This design comes from an exercise in tuning for small area, a short achievable clock period and few clock cycles on the open sky130 flow, not from production work. The RTL was checked by simulation tests, not by an equivalence proof against the original design. No activity file was given, so power comes from the tool's default toggle rates.

### flow/design.v
`timescale 1ns / 1ps
module ALU (
   input    wire [3 :0] ctrl_i      , 
   input    wire [31:0] operand1_i  ,
   input    wire [31:0] operand2_i  ,
   output   wire [31:0] result_o    
);
wire [31:0] result_xor_w   ;
wire [31:0] result_or_w    ;
wire [31:0] result_and_w   ;
wire [31:0] result_sll_w   ;
wire [31:0] result_srl_w   ;
wire [31:0] result_sra_w   ;
wire [31:0] result_slt_w   ;
wire [31:0] result_sltu_w  ;
wire [31:0] result_seq_w   ;
assign result_xor_w  = operand1_i   ^    operand2_i ;
assign result_or_w   = operand1_i   |    operand2_i ;
assign result_and_w  = operand1_i   &    operand2_i ;
assign result_sll_w  = operand1_i   <<   operand2_i[4:0] ;
assign result_srl_w  = operand1_i   >>   operand2_i[4:0] ;
assign result_sra_w  = $signed(operand1_i) >>> $signed(operand2_i[4:0])                ;
assign result_slt_w  = ($signed(operand1_i) < $signed(operand2_i))   ? 32'b1 : 32'b0   ;
assign result_sltu_w = (operand1_i < operand2_i)                     ? 32'b1 : 32'b0   ;
assign result_seq_w  = (operand1_i == operand2_i)                    ? 32'b1 : 32'b0   ; 
wire firstCarry = (ctrl_i == 4'h2) ; 
wire [32:0] addition_operand1_w = (firstCarry) ? { operand1_i,firstCarry} : {operand1_i,firstCarry}  ; 
wire [32:0] addition_operand2_w = (firstCarry) ? {~operand2_i,firstCarry} : {operand2_i,firstCarry}  ; 
wire [32:0] addition_result_w ; 
assign addition_result_w = addition_operand1_w + addition_operand2_w ;
assign result_o =
(ctrl_i == 4'h1 ) | (ctrl_i == 4'h2 )   ? addition_result_w [32:1] : 
(ctrl_i == 4'h3 )                              ? result_sll_w             :
(ctrl_i == 4'hC )                              ? result_slt_w             :
(ctrl_i == 4'hD)                              ? result_sltu_w            :
(ctrl_i == 4'h6 )                              ? result_xor_w             :
(ctrl_i == 4'h7 )                              ? result_srl_w             :
(ctrl_i == 4'h8 )                              ? result_sra_w             :
(ctrl_i == 4'h9  )                              ? result_or_w              :
(ctrl_i == 4'hA )                              ? result_and_w             :
(ctrl_i == 4'hB )                              ? result_seq_w             :
32'b0 ;
endmodule
`timescale 1ns / 1ps
module Base_RegFile 
(
   input   wire           clk_i       ,
   input   wire           rst_i       ,
   input   wire  [ 4:0]   rs1_addr_i  ,
   input   wire  [ 4:0]   rs2_addr_i  ,
   output  wire  [31:0]   rs1_o       ,
   output  wire  [31:0]   rs2_o       ,
   input   wire  [ 4:0]   rd_addr_i   ,
   input   wire  [31:0]   rd_i        ,
   input   wire           wr_i        
);
reg [31:0] regFile [0:31] ;
assign rs1_o = rs1_addr_i == 0 ? 0 : regFile[rs1_addr_i];
assign rs2_o = rs2_addr_i == 0 ? 0 : regFile[rs2_addr_i];
integer i ; 
always @(posedge clk_i) begin
   if (rst_i) begin
      for (i = 0; i<=31 ; i=i+1) begin
         regFile[i] <= 0 ;
      end
   end
   if (wr_i && (rd_addr_i != 0)) begin
      regFile[rd_addr_i] <= rd_i ; 
   end
end
endmodule
`timescale 1ns / 1ps
module HazardUnit
(
   input    logic [4:0] decode_rs1_addr_i    ,
   input    logic [4:0] decode_rs2_addr_i    ,
   input    logic [4:0] exec_rd_addr_i       ,
   input    logic       exec_ctrl_regwen_i   ,
   input    logic [4:0] mem_rd_addr_i        ,
   input    logic       mem_ctrl_regwen_i    ,
   input    logic [4:0] wb_rd_addr_i         ,
   input    logic       wb_ctrl_regwen_i     ,
   output   logic       stall                ,
   output   logic       flushE                
);
wire dependency_exec_rs1   = (((decode_rs1_addr_i == exec_rd_addr_i) && exec_ctrl_regwen_i) && (decode_rs1_addr_i != 0))  ;
wire dependency_mem_rs1    = (((decode_rs1_addr_i == mem_rd_addr_i)  && mem_ctrl_regwen_i)  && (decode_rs1_addr_i != 0))  ;
wire dependency_wb_rs1     = (((decode_rs1_addr_i == wb_rd_addr_i)   && wb_ctrl_regwen_i)   && (decode_rs1_addr_i != 0))  ;
wire dependency_exec_rs2   = (((decode_rs2_addr_i == exec_rd_addr_i) && exec_ctrl_regwen_i) && (decode_rs2_addr_i != 0))  ;
wire dependency_mem_rs2    = (((decode_rs2_addr_i == mem_rd_addr_i)  && mem_ctrl_regwen_i)  && (decode_rs2_addr_i != 0))  ;
wire dependency_wb_rs2     = (((decode_rs2_addr_i == wb_rd_addr_i)   && wb_ctrl_regwen_i)   && (decode_rs2_addr_i != 0))  ;
assign stall  = dependency_exec_rs1 || dependency_mem_rs1 || dependency_wb_rs1 || dependency_exec_rs2 || dependency_mem_rs2 || dependency_wb_rs2 ;
assign flushE = stall ;  
endmodule
`timescale 1ns / 1ps
module Fetch
# (parameter BOOT_ADDR = 32'h00_00_00_00)
(
   input    logic          clk_i                   ,
   input    logic          rst_i                   ,
   output   logic [31:0]   imem_request_pc_o       ,
   input    logic [31:0]   imem_response_pc_i      ,
   input    logic [31:0]   imem_response_instr_i   ,
   output   logic [31:0]   decode_instr_o          ,
   output   logic [31:0]   decode_pc_o             ,
   output   logic [31:0]   decode_pcplus_o         ,
   input    logic          br_taken_i              ,
   input    logic [31:0]   br_tgt_addr_i           ,
   input    logic          stall_i                 ,
   input    logic          flush_i                 
);
logic          rst_flag       ;
logic [31:0]   pc_reg         ;
logic [31:0]   pc_plus        ;
assign pc_plus = rst_flag ? BOOT_ADDR : pc_reg + 4 ;
always_ff @(posedge clk_i) begin : PC_GenerationLogic
   if (rst_i) begin
      pc_reg         <= BOOT_ADDR      ;
      rst_flag       <= 1'b1           ;
   end else if (br_taken_i) begin 
      pc_reg         <= br_tgt_addr_i  ;
   end else if (!stall_i) begin 
      pc_reg         <= pc_plus        ;
      rst_flag       <= 1'b0           ;
   end
end
always_ff @(posedge clk_i) begin : Pipelining_Payload
   if (rst_i) begin
      decode_instr_o    <= 32'b0000000_00000_00000_000_00000_0000000                  ;
      decode_pc_o       <= 32'h00_00_00_00              ;
      decode_pcplus_o   <= 32'b0                   ;
   end else if (br_taken_i && ~rst_flag) begin
      decode_instr_o    <= 32'b0000000_00000_00000_000_00000_0000000                  ;
      decode_pc_o       <= br_tgt_addr_i           ;
      decode_pcplus_o   <= 32'b0                   ;
   end else if (!stall_i && ~rst_flag) begin
      decode_instr_o    <= imem_response_instr_i   ;
      decode_pc_o       <= imem_response_pc_i      ;
      decode_pcplus_o   <= pc_plus                 ;
   end
end
assign imem_request_pc_o = pc_reg                  ;
endmodule
`timescale 1ns / 1ps
module Decode
(
   input    logic                      clk_i                ,
   input    logic                      rst_i                ,
   input    logic [31:0]               ftch_instr_i         ,
   input    logic [31:0]               ftch_pc_i            ,
   input    logic [31:0]               ftch_pcplus_i        ,
   output   logic                      ftch_ready_o         ,
   output   logic [31:0]               exec_instr_o         ,
   output   logic [17-1:0]   exec_ctrl_signal_o   ,
   output   logic [31:0]               exec_rs1_o           ,
   output   logic [31:0]               exec_rs2_o           ,
   output   logic [31:0]               exec_immediate_o     ,
   output   logic [ 4:0]               exec_rd_addr_o       ,
   output   logic [31:0]               exec_pc_o            ,
   output   logic [31:0]               exec_pcplus_o        ,
   input    logic                      stall_i              ,
   input    logic                      flush_i              ,
   input    logic                      exec_br_taken_i      ,
   input    wire  [ 4:0]               wb_rd_addr_i         ,
   input    wire  [31:0]               wb_rd_i              ,
   input    wire                       wb_rd_en_i           ,
   output   logic [4:0]                monitor_rs1_addr_o   ,
   output   logic [4:0]                monitor_rs2_addr_o   
);
logic       flush ; 
reg [31:0]  immediate_r ;
reg [2:0]   instruction_type_r ;
wire [31:0] rs1_w ;
wire [31:0] rs2_w ;
Base_RegFile RegFile_Decode 
(
   .clk_i       (clk_i)                ,
   .rst_i       (rst_i)                ,
   .rs1_addr_i  (ftch_instr_i[19:15])  ,
   .rs2_addr_i  (ftch_instr_i[24:20])  ,
   .rs1_o       (rs1_w)                ,
   .rs2_o       (rs2_w)                ,
   .rd_addr_i   (wb_rd_addr_i)         ,
   .rd_i        (wb_rd_i)              ,
   .wr_i        (wb_rd_en_i)
);
wire [9-1 :0] decode_inst_w ; 
assign decode_inst_w = {ftch_instr_i[30], ftch_instr_i[14:12], ftch_instr_i[6:2]};
reg [17-1:0] ctrl_signal_r;
always @(*) begin
   casez(decode_inst_w)
      9'b000001100    : begin ctrl_signal_r = {2'b00   ,  3'b000 , 4'h1  , 5'b0_0_0_00 , 1'b1    , 2'b10}    ; end 
      9'b100001100    : begin ctrl_signal_r = {2'b00   ,  3'b000 , 4'h2  , 5'b0_0_0_00 , 1'b1    , 2'b10}    ; end 
      9'b000101100    : begin ctrl_signal_r = {2'b00   ,  3'b000 , 4'h3  , 5'b0_0_0_00 , 1'b1    , 2'b10}    ; end 
      9'b001001100    : begin ctrl_signal_r = {2'b00   ,  3'b000 , 4'hC  , 5'b0_0_0_00 , 1'b1    , 2'b10}    ; end 
      9'b001101100   : begin ctrl_signal_r = {2'b00   ,  3'b000 , 4'hD , 5'b0_0_0_00 , 1'b1    , 2'b10}   ; end 
      9'b010001100    : begin ctrl_signal_r = {2'b00   ,  3'b000 , 4'h6  , 5'b0_0_0_00 , 1'b1    , 2'b10}    ; end 
      9'b010101100    : begin ctrl_signal_r = {2'b00   ,  3'b000 , 4'h7  , 5'b0_0_0_00 , 1'b1    , 2'b10}    ; end 
      9'b110101100    : begin ctrl_signal_r = {2'b00   ,  3'b000 , 4'h8  , 5'b0_0_0_00 , 1'b1    , 2'b10}    ; end 
      9'b011001100     : begin ctrl_signal_r = {2'b00   ,  3'b000 , 4'h9   , 5'b0_0_0_00 , 1'b1    , 2'b10}     ; end 
      9'b011101100    : begin ctrl_signal_r = {2'b00   ,  3'b000 , 4'hA  , 5'b0_0_0_00 , 1'b1    , 2'b10}    ; end 
      9'b?00000100   : begin ctrl_signal_r = {2'b01   ,  3'b000 , 4'h1  , 5'b0_0_0_00 , 1'b1    , 2'b10}   ; end 
      9'b?01000100   : begin ctrl_signal_r = {2'b01   ,  3'b000 , 4'hC  , 5'b0_0_0_00 , 1'b1    , 2'b10}   ; end 
      9'b?01100100  : begin ctrl_signal_r = {2'b01   ,  3'b000 , 4'hD , 5'b0_0_0_00 , 1'b1    , 2'b10}  ; end 
      9'b?10000100   : begin ctrl_signal_r = {2'b01   ,  3'b000 , 4'h6  , 5'b0_0_0_00 , 1'b1    , 2'b10}   ; end 
      9'b?11000100    : begin ctrl_signal_r = {2'b01   ,  3'b000 , 4'h9   , 5'b0_0_0_00 , 1'b1    , 2'b10}    ; end 
      9'b?11100100   : begin ctrl_signal_r = {2'b01   ,  3'b000 , 4'hA  , 5'b0_0_0_00 , 1'b1    , 2'b10}   ; end 
      9'b000100100   : begin ctrl_signal_r = {2'b01   ,  3'b000 , 4'h3  , 5'b0_0_0_00 , 1'b1    , 2'b10}   ; end 
      9'b010100100   : begin ctrl_signal_r = {2'b01   ,  3'b000 , 4'h7  , 5'b0_0_0_00 , 1'b1    , 2'b10}   ; end 
      9'b110100100   : begin ctrl_signal_r = {2'b01   ,  3'b000 , 4'h8  , 5'b0_0_0_00 , 1'b1    , 2'b10}   ; end 
      9'b?00000000     : begin ctrl_signal_r = {2'b01   ,  3'b000 , 4'h1  , 5'b1_0_1_10   , 1'b1    , 2'b01 }     ; end 
      9'b?00100000     : begin ctrl_signal_r = {2'b01   ,  3'b000 , 4'h1  , 5'b1_0_1_01   , 1'b1    , 2'b01 }     ; end 
      9'b?01000000     : begin ctrl_signal_r = {2'b01   ,  3'b000 , 4'h1  , 5'b1_0_1_00   , 1'b1    , 2'b01 }     ; end 
      9'b?10000000    : begin ctrl_signal_r = {2'b01   ,  3'b000 , 4'h1  , 5'b1_0_0_10  , 1'b1    , 2'b01 }    ; end 
      9'b?10100000    : begin ctrl_signal_r = {2'b01   ,  3'b000 , 4'h1  , 5'b1_0_0_01  , 1'b1    , 2'b01 }    ; end 
      9'b?00001000     : begin ctrl_signal_r = {2'b01   ,  3'b000 , 4'h1  , 5'b1_1_0_10   , 1'b0 , 2'b10}     ; end 
      9'b?00101000     : begin ctrl_signal_r = {2'b01   ,  3'b000 , 4'h1  , 5'b1_1_0_01   , 1'b0 , 2'b10}     ; end 
      9'b?01001000     : begin ctrl_signal_r = {2'b01   ,  3'b000 , 4'h1  , 5'b1_1_0_00   , 1'b0 , 2'b10}     ; end 
      9'b?00011000    : begin ctrl_signal_r = {2'b00   ,  3'b001   , 4'hB  , 5'b0_0_0_00 , 1'b0 , 2'b10}    ; end 
      9'b?00111000    : begin ctrl_signal_r = {2'b00   ,  3'b010   , 4'hB  , 5'b0_0_0_00 , 1'b0 , 2'b10}    ; end 
      9'b?10011000    : begin ctrl_signal_r = {2'b00   ,  3'b001   , 4'hC  , 5'b0_0_0_00 , 1'b0 , 2'b10}    ; end 
      9'b?10111000    : begin ctrl_signal_r = {2'b00   ,  3'b010   , 4'hC  , 5'b0_0_0_00 , 1'b0 , 2'b10}    ; end 
      9'b?11011000   : begin ctrl_signal_r = {2'b00   ,  3'b001  , 4'hD , 5'b0_0_0_00 , 1'b0 , 2'b10}   ; end 
      9'b?11111000   : begin ctrl_signal_r = {2'b00   ,  3'b010  , 4'hD , 5'b0_0_0_00 , 1'b0 , 2'b10}   ; end 
      9'b????01101    : begin ctrl_signal_r = {2'b10  ,  3'b000 , 4'h1  , 5'b0_0_0_00 , 1'b1    , 2'b10}    ; end 
      9'b????00101  : begin ctrl_signal_r = {2'b11 ,  3'b000 , 4'h1  , 5'b0_0_0_00 , 1'b1    , 2'b10}  ; end 
      9'b????11011    : begin ctrl_signal_r = {2'b11 ,  3'b011  , 4'h1  , 5'b0_0_0_00 , 1'b1    , 2'b11   }    ; end 
      9'b?00011001   : begin ctrl_signal_r = {2'b01   ,  3'b100 , 4'h1  , 5'b0_0_0_00 , 1'b1    , 2'b11   }   ; end 
      default        : begin ctrl_signal_r = {2'b00   ,  3'b000 , 4'h0 , 5'b0_0_0_00 , 1'b0 , 2'b00     }    ; end  
   endcase
end
always_comb begin
   casez (ftch_instr_i[6:2])
      5'b01100 : begin instruction_type_r = 3'b000 ; end  
      5'b00?00 : begin instruction_type_r = 3'b001 ; end  
      5'b01000 : begin instruction_type_r = 3'b010 ; end 
      5'b11000 : begin instruction_type_r = 3'b011 ; end
      5'b0?101 : begin instruction_type_r = 3'b100 ; end
      5'b11011 : begin instruction_type_r = 3'b101 ; end 
      5'b11001 : begin instruction_type_r = 3'b001 ; end  
      default  : begin instruction_type_r = 3'b000 ; end  
   endcase
   case (instruction_type_r)
      3'b001  : begin immediate_r = { {21{ftch_instr_i[31]}}, ftch_instr_i[30:25], ftch_instr_i[24:21], ftch_instr_i[20]                                      }; end 
      3'b010  : begin immediate_r = { {21{ftch_instr_i[31]}}, ftch_instr_i[30:25], ftch_instr_i[11:8] , ftch_instr_i[7]                                       }; end 
      3'b011  : begin immediate_r = { {20{ftch_instr_i[31]}}, ftch_instr_i[7]    , ftch_instr_i[30:25], ftch_instr_i[11:8], {1{1'b0}}                         }; end 
      3'b100  : begin immediate_r = {     ftch_instr_i[31]  , ftch_instr_i[30:20], ftch_instr_i[19:12], {12{1'b0}}                                            }; end 
      3'b101  : begin immediate_r = { {12{ftch_instr_i[31]}}, ftch_instr_i[19:12], ftch_instr_i[20]   , ftch_instr_i[30:25], ftch_instr_i[24:21], {1{1'b0}}   }; end 
      default  : begin immediate_r = 32'h00000000; end
   endcase
end
assign flush = exec_br_taken_i | flush_i ; 
always_ff @(posedge clk_i) begin
   if (rst_i) begin
      exec_instr_o         <= 32'b0000000_00000_00000_000_00000_0000000                  ;
      exec_ctrl_signal_o   <= {2'b00   ,  3'b000 , 4'h0 , 5'b0_0_0_00 , 1'b0 , 2'b00     }            ;
      exec_pc_o            <= 32'h00_00_00_00              ;
      exec_pcplus_o        <= 32'b0                   ;
      exec_rd_addr_o       <= 5'b0                    ;
      exec_rs1_o           <= 32'b0                   ;
      exec_rs2_o           <= 32'b0                   ;
      exec_immediate_o     <= 32'b0                   ;
   end
   else if (flush) begin
      exec_instr_o         <= 32'b0000000_00000_00000_000_00000_0000000                  ;
      exec_ctrl_signal_o   <= {2'b00   ,  3'b000 , 4'h0 , 5'b0_0_0_00 , 1'b0 , 2'b00     }            ;
      exec_pc_o            <= 32'h00_00_00_00              ;
      exec_pcplus_o        <= 32'b0                   ;
      exec_rd_addr_o       <= 5'b0                    ;
      exec_rs1_o           <= 32'b0                   ;
      exec_rs2_o           <= 32'b0                   ;
      exec_immediate_o     <= 32'b0                   ;
   end
   else if(~stall_i) begin
      exec_instr_o         <= ftch_instr_i            ;
      exec_ctrl_signal_o   <= ctrl_signal_r           ;
      exec_pc_o            <= ftch_pc_i               ;
      exec_pcplus_o        <= ftch_pcplus_i           ;
      exec_rd_addr_o       <= ftch_instr_i[11:7]      ;
      exec_rs1_o           <= rs1_w                   ;
      exec_rs2_o           <= rs2_w                   ;
      exec_immediate_o     <= immediate_r             ;
   end
end
assign monitor_rs1_addr_o = ftch_instr_i[19:15] ;
assign monitor_rs2_addr_o = ftch_instr_i[24:20] ;
endmodule
`timescale 1ns / 1ps
module Execute
(
   input    logic                      clk_i                   ,
   input    logic                      rst_i                   ,
   output   logic                      ftch_flush_o            ,
   output   logic [31:0]               ftch_target_addr_o      ,
   input    logic [31:0]               decode_instr_i          ,
   input    logic [17-1:0]   decode_control_i        ,
   input    logic [31:0]               decode_rs1_i            ,
   input    logic [31:0]               decode_rs2_i            ,
   input    logic [31:0]               decode_immediate_i      ,
   input    logic [ 4:0]               decode_rd_addr_i        ,
   input    logic [31:0]               decode_pc_i             ,
   input    logic [31:0]               decode_pcplus_i         ,
   output   logic                      decode_ready_o          ,
   output   logic [31:0]               mem_instr_o             ,
   output   logic [17-1:0]   mem_control_o           ,
   output   logic [31:0]               mem_aluResult_o         ,
   output   logic [31:0]               mem_data_o              ,
   output   logic [31:0]               mem_rd_addr_o           ,
   output   logic [31:0]               mem_pcplus_o            ,
   input    logic                      mem_ready_i             ,
   output   logic                      monitor_load_o          
);
wire [31:0] alu_result_w ;
wire [31:0] operand1_w = ~decode_control_i[16] ? decode_rs1_i :
                         decode_control_i[15]  ? decode_pc_i  : 32'b0 ;
wire [31:0] operand2_w = (decode_control_i[16] | decode_control_i[15]) ? decode_immediate_i : decode_rs2_i ;
ALU ALU_Execute
(
   .ctrl_i     (decode_control_i[11:8]),
   .operand1_i (operand1_w)               ,
   .operand2_i (operand2_w)               ,
   .result_o   (alu_result_w)
);
assign ftch_target_addr_o  = (decode_control_i[14:12] == 3'b100) ? {alu_result_w[31:1], 1'b0} :
                                                                           decode_pc_i + decode_immediate_i ;
always_comb begin
   case (decode_control_i[14:12])
      3'b001  : begin ftch_flush_o = alu_result_w[0]  ; end
      3'b010 : begin ftch_flush_o = ~alu_result_w[0] ; end
      3'b011   : begin ftch_flush_o = 1'b1             ; end
      3'b100  : begin ftch_flush_o = 1'b1             ; end
      default       : begin ftch_flush_o = 1'b0             ; end
   endcase
end
assign monitor_load_o =  decode_control_i[6];
always_ff @(posedge clk_i) begin 
   if (rst_i) begin
      mem_instr_o       <= 32'b0000000_00000_00000_000_00000_0000000                  ;
      mem_control_o     <= {2'b00   ,  3'b000 , 4'h0 , 5'b0_0_0_00 , 1'b0 , 2'b00     }            ;
      mem_aluResult_o   <= 32'b0                   ;
      mem_data_o        <= 32'b0                   ;
      mem_rd_addr_o     <= 5'b0                    ;
      mem_pcplus_o      <= 32'b0                   ;
   end 
   else if (1'b1) begin
      mem_instr_o       <= decode_instr_i          ;
      mem_control_o     <= decode_control_i        ;
      mem_aluResult_o   <= alu_result_w            ;
      mem_data_o        <= decode_rs2_i            ;
      mem_rd_addr_o     <= decode_rd_addr_i        ;
      mem_pcplus_o      <= decode_pcplus_i         ;
   end
end
assign decode_ready_o = mem_ready_i ; 
endmodule
`timescale 1ns / 1ps
module Memory
(
   input    logic                      clk_i             ,
   input    logic                      rst_i             ,
   input    logic [31:0]               exec_instr_i      ,
   input    logic [17-1:0]   exec_control_i    ,
   input    logic [31:0]               exec_aluResult_i  ,
   input    logic [31:0]               exec_data_i       ,
   input    logic [31:0]               exec_rd_addr_i    ,
   input    logic [31:0]               exec_pcplus_i     ,
   output   logic                      exec_ready_o      ,
   output   logic [31:0]               wb_instr_o        ,
   output   logic [17-1:0]   wb_control_o      ,
   output   logic [31:0]               wb_aluResult_o    ,
   output   logic [31:0]               wb_readData_o     ,
   output   logic [31:0]               wb_rd_addr_o      ,
   output   logic [31:0]               wb_pcplus_o       ,
   input    logic                      wb_ready_i        ,
   output   logic                      dmem_wen_o        ,
   output   logic [31:0]               dmem_addr_o       ,
   output   logic [31:0]               dmem_wdata_o      ,
   output   logic [ 3:0]               dmem_be_o         ,
   input    logic [31:0]               dmem_rdata_i            
);
assign dmem_wen_o   = exec_control_i[7] ? exec_control_i[6] : 1'b0  ;
assign dmem_addr_o  = exec_aluResult_i                              ;
always_comb begin
   case (exec_control_i[4:3])
      2'b01   : begin
                   dmem_wdata_o = {2{exec_data_i[15:0]}} ;
                   dmem_be_o    = exec_aluResult_i[1] ? 4'b1100 : 4'b0011 ;
                end
      2'b10   : begin
                   dmem_wdata_o = {4{exec_data_i[7:0]}} ;
                   dmem_be_o    = 4'b0001 << exec_aluResult_i[1:0] ;
                end
      default : begin
                   dmem_wdata_o = exec_data_i ;
                   dmem_be_o    = 4'b1111 ;
                end
   endcase
end
always_ff @(posedge clk_i) begin
   if (rst_i) begin
      wb_instr_o     <= 32'b0000000_00000_00000_000_00000_0000000            ;
      wb_control_o   <= {2'b00   ,  3'b000 , 4'h0 , 5'b0_0_0_00 , 1'b0 , 2'b00     }      ;
      wb_aluResult_o <= 32'b0             ;
      wb_readData_o  <= 32'b0             ;
      wb_rd_addr_o   <= 5'b0              ;
      wb_pcplus_o    <= 32'b0             ;
   end 
   else if (1'b1) begin
      wb_instr_o     <= exec_instr_i      ;
      wb_control_o   <= exec_control_i    ;
      wb_aluResult_o <= exec_aluResult_i  ;
      wb_readData_o  <= dmem_rdata_i      ;
      wb_rd_addr_o   <= exec_rd_addr_i    ;
      wb_pcplus_o    <= exec_pcplus_i     ;
   end
end
assign exec_ready_o = wb_ready_i          ; 
endmodule
`timescale 1ns / 1ps
module WriteBack
(
   input    logic [31:0]                mem_instr_i             ,
   input    logic [17-1:0]    mem_control_i           ,
   input    logic [31:0]                mem_aluResult_i         ,
   input    logic [31:0]                mem_readData_i          ,
   input    logic [31:0]                mem_rd_addr_i           ,
   input    logic [31:0]                mem_pcplus_i            ,
   output   logic                       mem_ready_o             ,
   output   logic                       decode_ctrl_regen_o     ,
   output   logic [31:0]                decode_rd_o             ,
   output   logic [ 4:0]                decode_rd_addr_o        
);
wire [1:0]  load_offset_w = mem_aluResult_i[1:0] ;
wire [31:0] load_shift_w  = mem_readData_i >> {load_offset_w, 3'b000} ;
wire        load_signed_w = mem_control_i[5] ;
logic [31:0] load_data_w ;
always_comb begin
   case (mem_control_i[4:3])
      2'b01   : load_data_w = {{16{load_signed_w & load_shift_w[15]}}, load_shift_w[15:0]} ;
      2'b10   : load_data_w = {{24{load_signed_w & load_shift_w[7]}} , load_shift_w[7:0] } ;
      default : load_data_w = mem_readData_i ;
   endcase
end
assign decode_rd_o = 
(mem_control_i[1:0] == 2'b01)   ?  load_data_w       : 
(mem_control_i[1:0] == 2'b10)  ?  mem_aluResult_i   :
(mem_control_i[1:0] == 2'b11)     ?  mem_pcplus_i      :
                                          32'b0             ;
assign decode_rd_addr_o    = mem_rd_addr_i ; 
assign decode_ctrl_regen_o = mem_control_i[2:2] ; 
assign mem_ready_o = 1'b1 ; 
endmodule
`timescale 1ns / 1ps
module Samsun_Core
(
   input    logic                      clk_i                   ,
   input    logic                      rst_i                   ,
   output   logic [31:0]               imem_request_pc_o       ,
   input    logic [31:0]               imem_response_pc_i      ,
   input    logic [31:0]               imem_response_instr_i   ,
   output   logic                      dmem_wen_o              ,
   output   logic [31:0]               dmem_addr_o             ,
   output   logic [31:0]               dmem_wdata_o            ,
   output   logic [ 3:0]               dmem_be_o               ,
   input    logic [31:0]               dmem_rdata_i            
);
logic [31:0]               decode_instr      ;
logic [31:0]               decode_pc         ;
logic [31:0]               decode_pcplus     ;
logic                      fetch_ready       ;
logic                      br_taken          ;
logic [31:0]               br_tgt_addr       ;
logic [31:0]               exec_instr        ;
logic [17-1:0]   exec_ctrl_signal  ;
logic [31:0]               exec_rs1          ;
logic [31:0]               exec_rs2          ;
logic [31:0]               exec_immediate    ;
logic [ 4:0]               exec_rd_addr      ;
logic [31:0]               exec_pc           ;
logic [31:0]               exec_pcplus       ;
logic                      exec_ready        ;
logic [31:0]               mem_instr         ;
logic [17-1:0]   mem_control       ;
logic [31:0]               mem_aluResult     ;
logic [31:0]               mem_data          ;
logic [31:0]               mem_rd_addr       ;
logic [31:0]               mem_pcplus        ;
logic                      mem_ready         ;
wire  [ 4:0]               decode_rd_addr    ;
wire  [31:0]               decode_rd         ;
wire                       decode_rd_en      ;
logic [31:0]               wb_instr          ;
logic [17-1:0]   wb_control        ;
logic [31:0]               wb_aluResult      ;
logic [31:0]               wb_readData       ;
logic [31:0]               wb_rd_addr        ;
logic [31:0]               wb_pcplus         ;
logic stall       ;
logic fetch_flush ; 
logic exec_flush ;
wire  decode_ready ;
assign fetch_flush = 1'b0 ;
logic monitor_load_o ;
logic [4:0]                decode_rs1_addr   ;
logic [4:0]                decode_rs2_addr   ;
Fetch Fetch_Core 
(
   .clk_i                  (clk_i                  ),
   .rst_i                  (rst_i                  ),
   .imem_request_pc_o      (imem_request_pc_o      ),
   .imem_response_pc_i     (imem_response_pc_i     ),
   .imem_response_instr_i  (imem_response_instr_i  ),
   .decode_instr_o         (decode_instr           ),
   .decode_pc_o            (decode_pc              ),
   .decode_pcplus_o        (decode_pcplus          ),
   .br_taken_i             (br_taken               ),
   .br_tgt_addr_i          (br_tgt_addr            ),
   .stall_i                (stall                  ),
   .flush_i                (fetch_flush            )
);
Decode Decode_Core
(
   .clk_i                  (clk_i                  ),
   .rst_i                  (rst_i                  ),
   .ftch_instr_i           (decode_instr           ),
   .ftch_pc_i              (decode_pc              ),
   .ftch_pcplus_i          (decode_pcplus          ),
   .ftch_ready_o           (fetch_ready            ),
   .exec_instr_o           (exec_instr             ),
   .exec_ctrl_signal_o     (exec_ctrl_signal       ),
   .exec_rs1_o             (exec_rs1               ),
   .exec_rs2_o             (exec_rs2               ),
   .exec_immediate_o       (exec_immediate         ),
   .exec_rd_addr_o         (exec_rd_addr           ),
   .exec_pc_o              (exec_pc                ),
   .exec_pcplus_o          (exec_pcplus            ),
   .stall_i                (1'b0                   ),
   .flush_i                (exec_flush             ),
   .exec_br_taken_i        (br_taken               ),
   .wb_rd_addr_i           (decode_rd_addr         ),
   .wb_rd_i                (decode_rd              ),
   .wb_rd_en_i             (decode_rd_en           ),
   .monitor_rs1_addr_o     (decode_rs1_addr        ),
   .monitor_rs2_addr_o     (decode_rs2_addr        )
);
Execute Execute_Core
(
   .clk_i                  (clk_i                  ),
   .rst_i                  (rst_i                  ),
   .ftch_flush_o           (br_taken               ),
   .ftch_target_addr_o     (br_tgt_addr            ),
   .decode_instr_i         (exec_instr             ),
   .decode_control_i       (exec_ctrl_signal       ),
   .decode_rs1_i           (exec_rs1               ),
   .decode_rs2_i           (exec_rs2               ),
   .decode_immediate_i     (exec_immediate         ),
   .decode_rd_addr_i       (exec_rd_addr           ),
   .decode_pc_i            (exec_pc                ),
   .decode_pcplus_i        (exec_pcplus            ),
   .decode_ready_o         (decode_ready           ),
   .mem_instr_o            (mem_instr              ),
   .mem_control_o          (mem_control            ),
   .mem_aluResult_o        (mem_aluResult          ),
   .mem_data_o             (mem_data               ),
   .mem_rd_addr_o          (mem_rd_addr            ),
   .mem_pcplus_o           (mem_pcplus             ),
   .mem_ready_i            (exec_ready             ),
   .monitor_load_o         (monitor_load_o         )
);
Memory Memory_Core
(
   .clk_i                  (clk_i                 ),
   .rst_i                  (rst_i                 ),
   .exec_instr_i           (mem_instr             ),
   .exec_control_i         (mem_control           ),
   .exec_aluResult_i       (mem_aluResult         ),
   .exec_data_i            (mem_data              ),
   .exec_rd_addr_i         (mem_rd_addr           ),
   .exec_pcplus_i          (mem_pcplus            ),
   .exec_ready_o           (exec_ready            ),
   .wb_instr_o             (wb_instr              ),
   .wb_control_o           (wb_control            ),
   .wb_aluResult_o         (wb_aluResult          ),
   .wb_readData_o          (wb_readData           ),
   .wb_rd_addr_o           (wb_rd_addr            ),
   .wb_pcplus_o            (wb_pcplus             ),
   .wb_ready_i             (mem_ready             ),
   .dmem_wen_o             (dmem_wen_o            ),
   .dmem_addr_o            (dmem_addr_o           ),
   .dmem_wdata_o           (dmem_wdata_o          ),
   .dmem_be_o              (dmem_be_o             ),
   .dmem_rdata_i           (dmem_rdata_i          )
);
WriteBack WriteBack_Core
(
   .mem_instr_i            (wb_instr               ),
   .mem_control_i          (wb_control             ),
   .mem_aluResult_i        (wb_aluResult           ),
   .mem_readData_i         (wb_readData            ),
   .mem_rd_addr_i          (wb_rd_addr             ),
   .mem_pcplus_i           (wb_pcplus              ),
   .mem_ready_o            (mem_ready              ),
   .decode_ctrl_regen_o    (decode_rd_en           ),
   .decode_rd_o            (decode_rd              ),
   .decode_rd_addr_o       (decode_rd_addr         )
);
HazardUnit HazardUnit_Core
(
   .decode_rs1_addr_i      (decode_rs1_addr           ),
   .decode_rs2_addr_i      (decode_rs2_addr           ),
   .exec_rd_addr_i         (exec_rd_addr              ),
   .exec_ctrl_regwen_i     (exec_ctrl_signal[2:2]  ),
   .mem_rd_addr_i          (mem_rd_addr               ),
   .mem_ctrl_regwen_i      (mem_control[2:2]       ),
   .wb_rd_addr_i           (wb_rd_addr                ),
   .wb_ctrl_regwen_i       (wb_control[2:2]        ),
   .stall                  (stall                     ),
   .flushE                 (exec_flush                )
);
endmodule
### flow/run.sh
#!/bin/bash
# synth_recipe.tcl (not shown) runs the flow's synth.tcl, then flattens the netlist and writes it again
# the make line also repeats each setting of config.mk as NAME=value (left out here)
make -C /OpenROAD-flow-scripts/flow DESIGN_CONFIG=/design/flow/config.mk WORK_HOME=/design/flow/orfs CLKGATE_MAP_FILE= SYNTH_SCRIPT=/design/flow/synth_recipe.tcl finish
### flow/config.mk
export PLATFORM = sky130hd
export DESIGN_NAME = Samsun_Core
export DESIGN_NICKNAME = Samsun_Core
export VERILOG_FILES = /design/flow/design.v
export SDC_FILE = /design/flow/constraint.sdc
export NUM_CORES = 4
export LEC_CHECK = 0
export CAP_MARGIN = 20
export CORE_MARGIN = 2
export CORE_UTILIZATION = 40
export PLACE_DENSITY = 0.6
export SLEW_MARGIN = 20
### flow/constraint.sdc
create_clock -name core_clock -period 8.0 [get_ports {clk_i}]
set_input_delay 1.6000 -clock core_clock [delete_from_list [all_inputs] [get_ports {clk_i}]]
set_output_delay 1.6000 -clock core_clock [all_outputs]
set_load 0.01 [all_outputs]
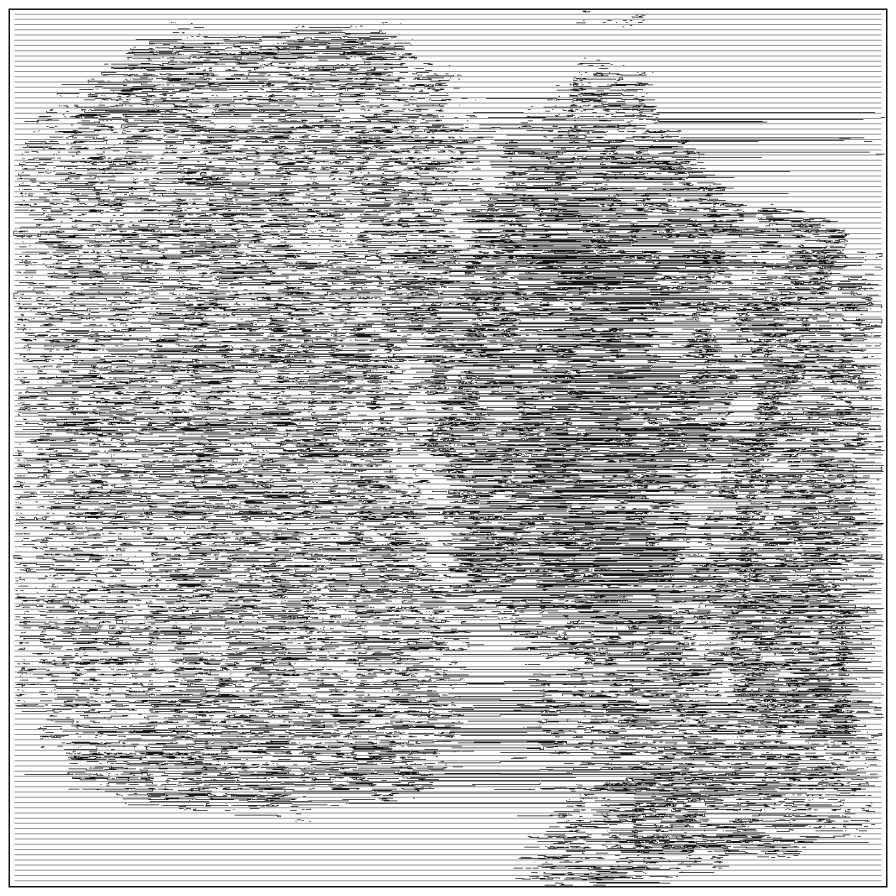
m1.png
Supply wires on this layer in grey.
nets with wire on the layer	6857
main direction	horizontal
Vias: 61.10k
aggregate routed wire length: 343.2 mm
routing usage on met1: 41.40%

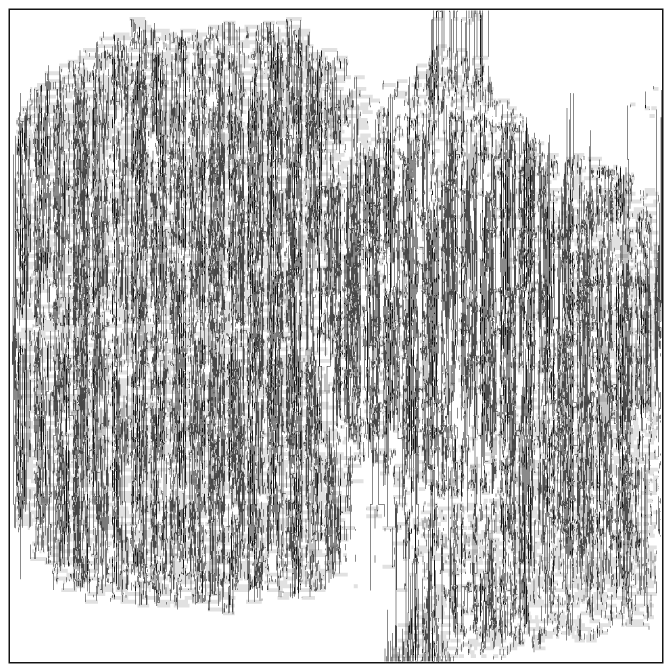
m2.png
wire length on this layer	156 mm
main direction	vertical
share of all routed wire	45%
met2 Use GR: 50.50%

==> impl_results.md <==
* Grt total ovfl at 0
* Final Util at 45.47%
* Placed Instance Area at 87150 sq um
* Number of remaining DRC errors at 0
* Fmax at 156.4 MHz
* H-tree level count at 4
* FFs w/ async S/R, synth at 0%
* Setup WS post-layout at 1607 ps
* Worst setup SP type: flop
* Leading cell type by number of instances after synthesis: nor2_1
* Status: finished clean
* CTS Buffer Depth at 3
* Starting density of the core at 40.14%
* CTS tree: done
* Post-CTS sizing at 0
* Met2 WL at 156.1 mm
* RSZ-0062 raised after global routing: false
* Critical Path Slowest Stage Cell: or4b_1
* Final Hold Fails at 0
* Internal power at 18.28 mW
* Worst Tran Pin Value at 1212 ps
* Reg with most FFs: Decode_Core.RegFile_Decode.regFile
* Worst EP arrival at 7100 ps
* Post-detailed-route count of antenna-violating nets at 0
* Largest register FFs at 1024
* Number of synthesized flops with an enable pin at 1024
* Dpl cells at 9448
* Rows at 166
* Most Used Layer, Global Route: met2
* Fin Setup TNS at 0 ps
* GP Congestion at 1.038
* Final setup violation count at 0
* Clock transition at the registers of the reported paths at 60 ps
* Crit end category: flop
* Cts bufs inserted at 168
* P_seq at 10.4 mW
* R2R Path Start: Decode_Core.exec_ctrl_signal_o[16]
* Flop pwr share at 33.4%
* Synth cell types at 98
* Slew headroom at 18.87%
* Clock Power at 7.83 mW
* WHS Endpoint: Memory_Core.wb_pcplus_o[24]
* Number of global-route vias before repair at 59.60k
* Average cell area after synthesis at 11.81 sq um
* Die Span Y at 456.4 um
* Slowest stage delay, CP at 730 ps
* Routed met1 length at 128.2 mm
* All-Layer GR Usage at 32.37%
* Crit path cell chain: buf_4 > nand3_1 > nand2_1 > buf_4 > ha_1 > nor4_2 > nand4_1 > or4b_1 > a41o_1 > and3b_1 > o21ai_1 > and4_1 > a211oi_4 > o21ai_1 > buf_4 > nor2_1 > a2111oi_0
* Sequential fraction of the synthesis area at 50.40%
* R2r worst-path depth at 17
* Tot Pwr at 30.98 mW
* WP data required at 8700 ps
* Core ar. at 204000 sq um
* Hold Crit Class: flop to flop
* Mapped Area at 81870 sq um
Testbench counts, summed over its fixed seeds: cycles 65,799.
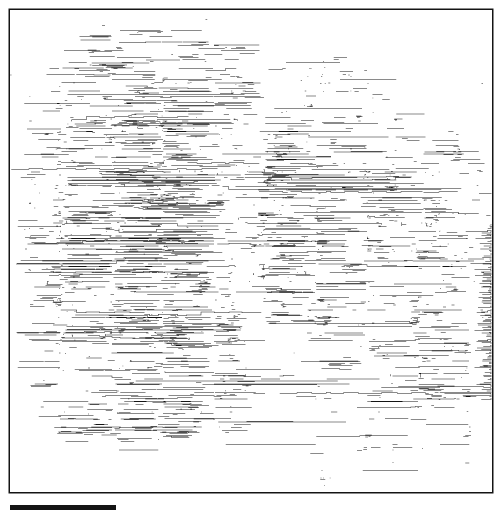
m3.png
The bar under the picture is 100 um long.
nets with wire on the layer	891
longest straight run	191 um
share of all routed wire	9.5%
main direction	horizontal
met3 Use GR: 6.493%

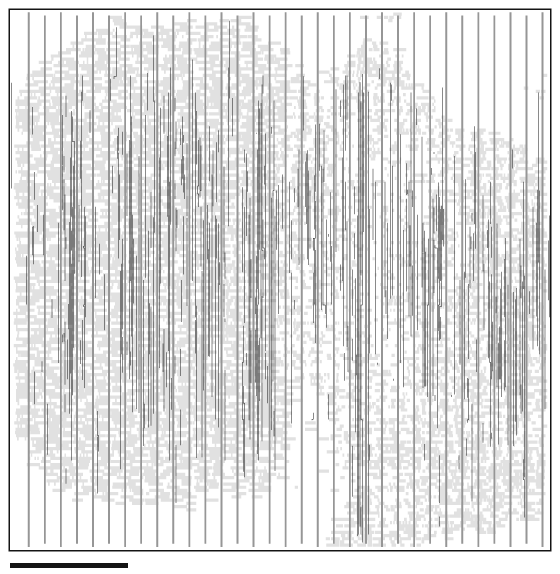
m4.png
The bar under the picture is 100 um long. Supply wires on this layer in grey.
nets with wire on the layer	247
share of all routed wire	7.6%
main direction	vertical
longest straight run	375 um

-- logic make-up after synthesis --
kind of cell | share of synthesized area, %
other cells | 0.004581
buf+inv | 3.592
fa+ha+maj | 2.531
flops | 50.40
xor+xnor | 1.466
simple gates | 13.07
compound gates | 8.537
mux | 20.40
-- how the worst max path moves through the flow --
stage | from | end | slack [ps] | cells after the start
CTS | Decode_Core.exec_ctrl_signal_o[16] | Fetch_Core.decode_pc_o[31] | 1690 | 16
global placement | Decode_Core.exec_ctrl_signal_o[15] | Fetch_Core.decode_pc_o[31] | 1820 | 17
floorplan | Decode_Core.exec_ctrl_signal_o[15] | Fetch_Core.decode_pc_o[28] | 2920 | 21
finish | Decode_Core.exec_ctrl_signal_o[16] | Fetch_Core.decode_pc_o[7] | 1610 | 17
global route | Decode_Core.exec_ctrl_signal_o[15] | Fetch_Core.decode_pc_o[9] | 1430 | 17
detailed placement | Decode_Core.exec_ctrl_signal_o[16] | Fetch_Core.decode_pc_o[31] | 1750 | 16
-- cell usage in the layout, fill, tap and decap left out, types with 47 or more instances in the layout --
cell | netlist | routed
a211oi_1 | 81 | 80
a21o_1 | 54 | 54
a21oi_1 | 262 | 254
and2_1 | 90 | 90
buf_4 | 16 | 228
clkbuf_16 | 0 | 174
clkdlybuf4s50_1 | 0 | 195
dfxtp_1 | 525 | 511
edfxtp_1 | 1024 | 1024
ha_1 | 164 | 164
inv_1 | 106 | 104
mux2i_1 | 170 | 169
mux4_2 | 654 | 654
nand2_1 | 489 | 436
nand2_2 | 2 | 53
nand3_1 | 82 | 82
nor2_1 | 1288 | 1284
nor2b_1 | 235 | 230
nor3_1 | 51 | 51
o211ai_1 | 51 | 51
o21ai_0 | 199 | 191
o22ai_1 | 48 | 47
xnor2_1 | 78 | 78
xor2_1 | 59 | 59
-- final cells by class --
class / count / area, sq um / area share (%)
diodes: 23 / 57.56 / 0.06207
repair buffers: 432 / 3839 / 4.140
clock buffers: 221 / 4686 / 5.053
multi-input cells: 4667 / 38240 / 41.23
inverters: 112 / 420.4 / 0.4533
clock inverters: 84 / 830.8 / 0.8959
well taps: 2688 / 3363 / 3.627
flip-flops and latches: 1549 / 41300 / 44.54
-- worst max-delay path: cells and delay by family, from the launching register on --
kind	cells	cell delay, ps
adder cells (fa/ha/maj)	1	390
AND/OR/NAND/NOR	8	2460
AO/OA/AOI/OAI	5	1840
flip-flops	1	500
buffers and inverters	3	1010

[static timing again, ports no longer ideal]
In the flow no input, the clock included, has a driving cell. The finished layout below was timed again as built, in two steps. Step 1 assumes that a clkbuf_16 drives the clock port and a buf_2 every other input. Step 2 times the ports against the registers' clock, not the clock port: input delays grow and output delays shrink by t, the midpoint of the rising clock arrivals with the driver on. a / b / c = ideal / step 1 / step 2; a / b = the first two.
shift t [ns]: 0.916
slack for setup (ns): 1.607 / 1.607 / 1.607
hold slack, ns: 0.431 / 0.431 / 0.431
latest minus earliest clock arrival (ns): 0.061 / 0.061
worst slew at a driven data input, ns: 0.11
After both steps this run still meets setup and hold. The setup slack of this run moves by 0.000 ns with the drivers and by 0.000 ns with both steps.
